This design comes from an exercise in tuning for small area and few clock cycles on the open sky130 flow, not from production work.
In this exercise RTL edits were held to simulation tests only and were not proved equivalent to the original.
Power is estimated from default activity; no workload was simulated.

Figure 1. Wiring by layer.
Scale bar: 50 um.
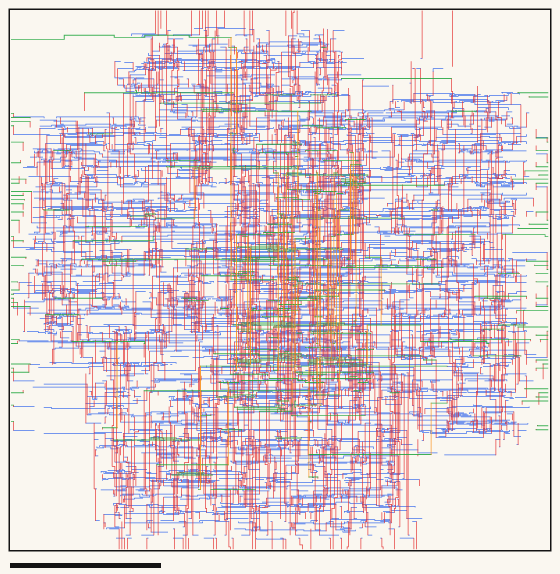
Figure 2. Clock tree after CTS.
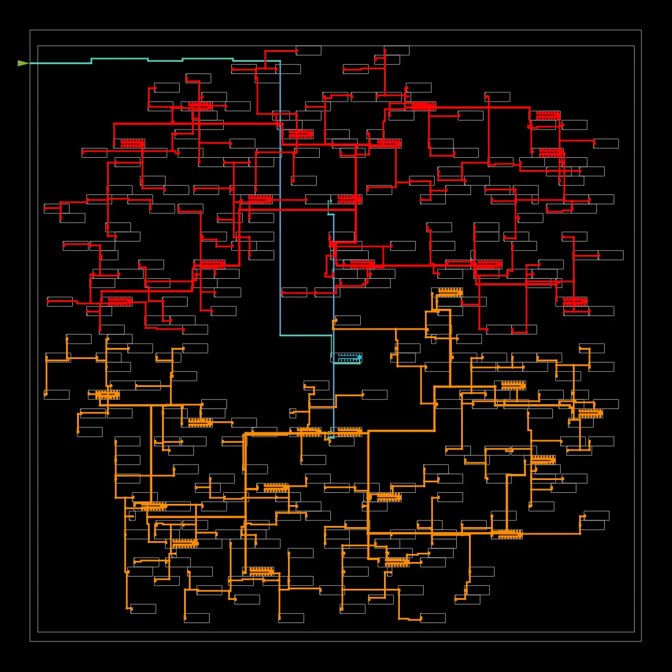
==> design/flow/design.v <==
module skid_buffer # (
    parameter DATA_WIDTH = 32,
    parameter DATA_BYTE_WIDTH = DATA_WIDTH/8,
    parameter BYTE_CNT_WD = $clog2(DATA_BYTE_WIDTH)
)
(
    input clk,
    input rst,
    input valid_in,
    input [DATA_WIDTH-1:0] data_in,
    input [DATA_BYTE_WIDTH-1:0] keep_in,
    input [BYTE_CNT_WD-1:0] byte_insert_cnt_in,
    input last_in,
    input ready_in,
    output reg valid_out,
    output reg [DATA_WIDTH-1:0] data_out,
    output reg [DATA_BYTE_WIDTH-1:0] keep_out,
    output reg [BYTE_CNT_WD-1:0] byte_insert_cnt_out,
    output reg last_out,
    output reg ready_out
);
    reg [DATA_WIDTH-1:0] data_skid;
    reg [DATA_BYTE_WIDTH-1:0] keep_skid;
    reg [BYTE_CNT_WD-1:0] byte_insert_cnt_skid;
    reg last_skid;
    reg valid_skid;
    always@(posedge clk) begin
        if (rst)
            valid_out <= 0;
        else if ((valid_in && ready_out) || valid_skid)
            valid_out <= 1;
        else if ((ready_in && valid_out) && ~valid_skid && (!valid_in || !ready_out))
            valid_out <= 0;
    end
    always@(posedge clk) begin
        if (rst) begin
            valid_skid <= 0;
            ready_out <= 0;
        end
        else if ((valid_in && ready_out) && (valid_out && !ready_in)) begin
            valid_skid <= 1;
            ready_out <= 0;
        end
        else if (ready_in && valid_skid) begin
            valid_skid <= 0;
            ready_out <= 1;
        end
        else begin
            ready_out <= !valid_skid;
        end
    end
    always@(posedge clk) begin
        if (rst) begin
            data_out <= 0;
            keep_out <= 0;
            byte_insert_cnt_out <= 0;
            last_out <= 0;
        end
        else if (valid_out && ready_in && valid_skid) begin
            data_out <= data_skid;
            keep_out <= keep_skid;
            byte_insert_cnt_out <= byte_insert_cnt_skid;
            last_out <= last_skid;
        end
        else if (valid_in && ready_out && (!valid_out || (ready_in && valid_out))) begin
            data_out <= data_in;
            keep_out <= keep_in;
            byte_insert_cnt_out <= byte_insert_cnt_in;
            last_out <= last_in;
        end
    end
    always@(posedge clk) begin
        if (rst) begin
            data_skid <= 0;
            keep_skid <= 0;
            byte_insert_cnt_skid <= 0;
            last_skid <= 0;
        end
        else if ((valid_in && ready_out) && (valid_out && !ready_in)) begin
            data_skid <= data_in;
            keep_skid <= keep_in;
            byte_insert_cnt_skid <= byte_insert_cnt_in;
            last_skid <= last_in;
        end
    end
endmodule
module axi_stream_insert_header #(
    parameter DATA_WD = 32,
    parameter DATA_BYTE_WD = DATA_WD / 8,
    parameter BYTE_CNT_WD = $clog2(DATA_BYTE_WD)
    ) (
    input clk,
    input rst_n,
    input valid_in,
    input [DATA_WD-1 : 0] data_in,
    input [DATA_BYTE_WD-1 : 0] keep_in,
    input last_in,
    output ready_in,
    output valid_out,
    output [DATA_WD-1 : 0] data_out,
    output [DATA_BYTE_WD-1 : 0] keep_out,
    output last_out,
    input ready_out,
    input valid_insert,
    input [DATA_WD-1 : 0] data_insert,
    input [DATA_BYTE_WD-1 : 0] keep_insert,
    input [BYTE_CNT_WD-1 : 0] byte_insert_cnt,
    output ready_insert
    );
    wire rst;
    wire [BYTE_CNT_WD-1:0] shift_control;
    wire valid_from_stream;
    wire [DATA_WD-1:0] data_from_stream;
    wire [DATA_BYTE_WD-1:0] keep_from_stream;
    wire last_from_stream;
    wire ready_to_stream;
    wire ready_to_stream_last;
    wire [DATA_WD-1:0] data_from_stream_rshift;
    wire [DATA_BYTE_WD-1:0] keep_from_stream_rshift;
    wire [DATA_WD-1:0] data_from_stream_lshift;
    wire [DATA_BYTE_WD-1:0] keep_from_stream_lshift;
    wire keep_lshift_all_0;
    wire valid_from_header;
    wire [DATA_WD-1:0] data_from_header;
    wire [DATA_BYTE_WD-1:0] keep_from_header;
    wire [BYTE_CNT_WD-1:0] byte_cnt_from_header;
    wire ready_to_header;
    wire [DATA_WD-1:0] data_from_header_lshift;
    wire [DATA_BYTE_WD-1:0] keep_from_header_lshift;
    wire valid_to_downstream;
    wire [DATA_WD-1:0] data_to_downstream;
    wire [DATA_BYTE_WD-1:0] keep_to_downstream;
    wire last_to_downstream;
    wire ready_from_downstream;
    reg header_inserted_reg;
    reg [DATA_WD-1:0] data_from_stream_lshift_reg;
    reg [DATA_BYTE_WD-1:0] keep_from_stream_lshift_reg;
    reg [BYTE_CNT_WD-1:0] byte_insert_cnt_reg;
    reg last_from_stream_reg;
    skid_buffer stream_skid (
        .clk(clk), 
        .rst(rst), 
        .valid_in(valid_in), 
        .data_in(data_in), 
        .keep_in(keep_in), 
        .byte_insert_cnt_in(),
        .last_in(last_in), 
        .ready_in(ready_to_stream),
        .valid_out(valid_from_stream),
        .data_out(data_from_stream),
        .keep_out(keep_from_stream),
        .byte_insert_cnt_out(),
        .last_out(last_from_stream),
        .ready_out(ready_in)
        );
    skid_buffer header_skid (
        .clk(clk), 
        .rst(rst), 
        .valid_in(valid_insert), 
        .data_in(data_insert), 
        .keep_in(keep_insert),
        .byte_insert_cnt_in(byte_insert_cnt),
        .last_in(),
        .ready_in(ready_to_header),
        .valid_out(valid_from_header),
        .data_out(data_from_header),
        .keep_out(keep_from_header),
        .byte_insert_cnt_out(byte_cnt_from_header),
        .last_out(),
        .ready_out(ready_insert)
    );
    skid_buffer output_skid (
        .clk(clk),
        .rst(rst),
        .valid_in(valid_to_downstream),
        .data_in(data_to_downstream),
        .keep_in(keep_to_downstream),
        .byte_insert_cnt_in(),
        .last_in(last_to_downstream),
        .ready_in(ready_out),
        .valid_out(valid_out),
        .data_out(data_out),
        .keep_out(keep_out),
        .byte_insert_cnt_out(),
        .last_out(last_out),
        .ready_out(ready_from_downstream)
    );
    always@(posedge clk) begin
        if (rst)
            byte_insert_cnt_reg <= 0;
        else if (valid_from_header && ready_to_header)
            byte_insert_cnt_reg <= byte_cnt_from_header;
    end 
    always@(posedge clk) begin
        if (rst)   
            last_from_stream_reg <= 0;
        else if (valid_from_stream && !keep_lshift_all_0 && last_from_stream && ready_from_downstream) 
            last_from_stream_reg <= 1;
        if (last_from_stream_reg && valid_to_downstream && ready_from_downstream)
            last_from_stream_reg <= 0;
    end
    always@(posedge clk) begin
        if (rst)
            header_inserted_reg <= 0;  
        else if (valid_from_header && ready_to_header)  
            header_inserted_reg <= 1;
        else if (header_inserted_reg && last_to_downstream && valid_to_downstream && ready_from_downstream)   
            header_inserted_reg <= 0;
    end
    always@(posedge clk) begin
        if (rst) begin
            data_from_stream_lshift_reg <= 0;
            keep_from_stream_lshift_reg <= 0;
        end
        else if (valid_from_stream && ready_from_downstream) begin
            data_from_stream_lshift_reg <= data_from_stream_lshift;
            keep_from_stream_lshift_reg <= keep_from_stream_lshift;
        end
    end
    assign rst = !rst_n;
    assign ready_to_header = !header_inserted_reg && valid_from_header && valid_from_stream && ready_from_downstream;
    assign ready_to_stream_last = (!keep_lshift_all_0 && last_from_stream && valid_from_stream && !last_from_stream_reg) ? 1'b0 : ready_from_downstream;
    assign ready_to_stream = header_inserted_reg ? ready_to_stream_last: ready_to_header;
    assign valid_to_downstream = header_inserted_reg? valid_from_stream : (valid_from_stream && valid_from_header);
    assign shift_control = header_inserted_reg? byte_insert_cnt_reg : byte_cnt_from_header;
    assign data_from_header_lshift = data_from_header << ((DATA_BYTE_WD-(shift_control+1)) << 3);
    assign keep_from_header_lshift = keep_from_header << (DATA_BYTE_WD-(shift_control+1));
    assign data_from_stream_rshift = last_from_stream_reg ? {DATA_WD{1'b0}} : data_from_stream >> ((shift_control+1) << 3);
    assign keep_from_stream_rshift = last_from_stream_reg ? {DATA_BYTE_WD{1'b0}} : keep_from_stream >> (shift_control+1);
    assign data_from_stream_lshift = data_from_stream << ((DATA_BYTE_WD-(shift_control+1)) << 3);
    assign keep_from_stream_lshift = keep_from_stream << (DATA_BYTE_WD-(shift_control+1));
    assign data_to_downstream = header_inserted_reg ? (data_from_stream_lshift_reg | data_from_stream_rshift) : (data_from_header_lshift | data_from_stream_rshift);
    assign keep_to_downstream = header_inserted_reg ? (keep_from_stream_lshift_reg | keep_from_stream_rshift) : (keep_from_header_lshift | keep_from_stream_rshift);
    assign keep_lshift_all_0 = ~keep_from_stream_lshift[0] & ~keep_from_stream_lshift[DATA_BYTE_WD-1];
    assign last_to_downstream = (keep_lshift_all_0 && last_from_stream && valid_from_stream)? 1'b1 : last_from_stream_reg;
endmodule
==> design/flow/run.sh <==
#!/bin/bash
# synth_recipe.tcl (not shown) runs the flow's synth.tcl, then flattens the netlist and writes it again
# the make line also repeats each setting of config.mk as NAME=value (left out here)
make -C /OpenROAD-flow-scripts/flow DESIGN_CONFIG=/design/flow/config.mk WORK_HOME=/design/flow/orfs CLKGATE_MAP_FILE= SYNTH_SCRIPT=/design/flow/synth_recipe.tcl finish
==> design/flow/config.mk <==
export PLATFORM = sky130hd
export DESIGN_NAME = axi_stream_insert_header
export DESIGN_NICKNAME = axi_stream_insert_header
export VERILOG_FILES = /design/flow/design.v
export SDC_FILE = /design/flow/constraint.sdc
export NUM_CORES = 4
export LEC_CHECK = 0
export CAP_MARGIN = 20
export CORE_MARGIN = 2
export CORE_UTILIZATION = 40
export SLEW_MARGIN = 20
==> design/flow/constraint.sdc <==
create_clock -name core_clock -period 4.0 [get_ports {clk}]
set_input_delay 0.8000 -clock core_clock [delete_from_list [all_inputs] [get_ports {clk}]]
set_output_delay 0.8000 -clock core_clock [all_outputs]
set_load 0.01 [all_outputs]
==> results.txt <==
Non-clock buffers=153; post-synthesis sequential area ratio=44.76%; largest class=multi-input gates; most common cell after layout, fill and taps aside=nand2_1; Place WS=0.7691 ns; clock buf count=41; Synth Area in Simple Gates=19.44%; most frequent cells in the layout=nand2_1 (323), dfxtp_1 (272), nor2_1 (191); Multi-input gate area=6172 um2; skew final=0.01187 ns; Net Sw Frac=26.30%; VDD IR max=332.4 uV; Root Buffer=clkbuf_16; fraction of area in multi-input gates=42.33%; P_int=4736 uW; Setup violations, final=0; total power=6426 uW; GRT overflow=0; CTS tree=yes; met1 usage in global routing=35.30%; Yosys top cell area share=44.76%; cell area after layout=14580 um2; worst slew pin tran=1.135 ns; WP data arrival=3.80 ns; share of power burned in registers=46.1%; post-synthesis async set-or-reset flop share=0%; R2R Setup Slk=0.66 ns; Hold Slack=0.4475 ns; clock-cell share of area=6.436%; power per cell area=440.7 nW/um2; Avg Cell Area, Syn=8.080 um2; crit path max fanout=45; sequential cell area=5466 um2; status=timing/DRC/antenna clean; syn_nets=1591; fraction of layout cells with a size suffix above 1=7.638%; Critical R2R Launch=header_skid.byte_insert_cnt_out[0]$_SDFFE_PN0P_; largest area contributor in the netlist=dfxtp_1; CTS resizes=0; Synth Flop Type=dfxtp_1; hpwl dp=24.76 mm; Clk network pwr share=42.0%; crit end category=flop; main combinational cell family by area after synthesis=compound AO/OA/AOI/OAI gates; CTS clk-pin slew, worst paths=0.06 ns; Max Fclk=0.2996 GHz; Seq cells post-synth=273; GR Util met2=33.75%; mux cell area share after synthesis=6.692%; Signal buf overhead=10.26%; hold path endpoint=output_skid.data_out[27]$_SDFFE_PN0P_; Post-route DRC=0; Multi-input comb cells=1093; Post-Syn Instances=1511; # Taps=390; initial drt markers=1332; P_comb=765 uW; Power Clock=2700 uW; top sig layer=met4; Signal inverters=4; Sequential Power=2960 uW; CP startpoint kind=flop; Pwr top=sequential cells; first-pass GRT wire length=59.15 mm; CTS Hold Bufs=0; Post-DP Area=13640 um2; critical path class=flop to flop; Buffers on Ports=119; vias per cell=5.757; Leakage=0.004936 uW; reg2reg end=output_skid.data_out[1]$_SDFFE_PN0P_; Cell Area, Synth=12210 um2; H-tree Lvls=1; die area=31940 um2; Final Critical Period=3.338 ns; post-route core utilization=48.81%; Rows=63; clk latency of the worst-skew pair=0.56 ns; HP Start=output_skid.data_skid[27]$_SDFFE_PN0P_; max_slew headroom=24.34%; n_diodes=0; initial antenna violation count=0; Combinational Power Share=11.9%; fin. max-slew vios=0; Met2 Routed Length=15.94 mm; Net Sw Power=1690 uW; Seq area share=37.49%; EDFF count, synth=0; most crowded layer after global routing=met1; R2R depth=7; routed wl met3=2.597 mm; post-synthesis adder-cell area fraction=0%
Testbench counts, summed over its fixed seeds: cycles 11,244.
About Figure 1:
- M3: green (wire length 2600 um)
- M1: blue (wire length 18100 um)
- M2: red (wire length 15900 um)
- M4: orange (wire length 1230 um)
Total GRT Usage: 23.36%
Total Routed Length: 37.89 mm
DR WL/cell: 19.32 um
total number of vias: 11290

About Figure 2:
seq_cells: 273
clk sink count: 273
TritonCTS buffer count: 30

-- cells in the mapped netlist, types with 10 or more instances --
library cell  number
o21bai_1          10
mux2i_1           56
buf_2             22
nor3_1            12
a21oi_1          155
nand2_1          323
a211oi_1          45
nor2_1           194
nand3_1           41
o211ai_1          17
dfxtp_1          273
clkbuf_1         102
mux2_2            19
a311oi_1          84
a22oi_1           12
o21ai_0           20
a222oi_1          18
-- how the worst max path moves through the flow --
stage	to	slack (ns)	cells after the start
final	output_skid.data_out[1]$_SDFFE_PN0P_	0.66	7
after global routing	output_skid.data_out[1]$_SDFFE_PN0P_	0.57	7
after CTS	output_skid.data_out[1]$_SDFFE_PN0P_	0.76	7
after detailed placement	output_skid.data_out[1]$_SDFFE_PN0P_	0.77	7
after global placement	output_skid.data_out[1]$_SDFFE_PN0P_	0.78	7
after floorplan	stream_skid.data_out[10]$_SDFFE_PN0P_	1.87	9
-- critical path, cell delays in order, from the launching register on --
cell and delay [ns]:
dfxtp_1 0.31, buf_4 0.23, mux2_2 0.95, nor2_2 0.40
o2bb2ai_1 0.23, a222oi_1 0.68, a211oi_1 0.16, a31o_2 0.25

port drivers added, routing unchanged:
In the flow no input, the clock included, has a driving cell. The finished layout below was timed again as built, in two steps. Step 1: set_driving_cell puts a clkbuf_16 on clk and a buf_2 on each other input, an assumption about the parent block. Step 2 times the ports against the registers' clock, not the clock port: input delays grow and output delays shrink by t, the midpoint of the rising clock arrivals with the driver on. Slacks: ideal ports / drivers / drivers and shift; pairs: ideal ports / drivers.
shift t [ns]: 0.610
setup WS [ns]: 0.662 / 0.662 / 0.662
worst hold slack (ns): 0.447 / 0.447 / 0.447
After both steps this run still meets setup and hold. The setup slack of this run moves by 0.000 ns with the drivers and by 0.000 ns with both steps.
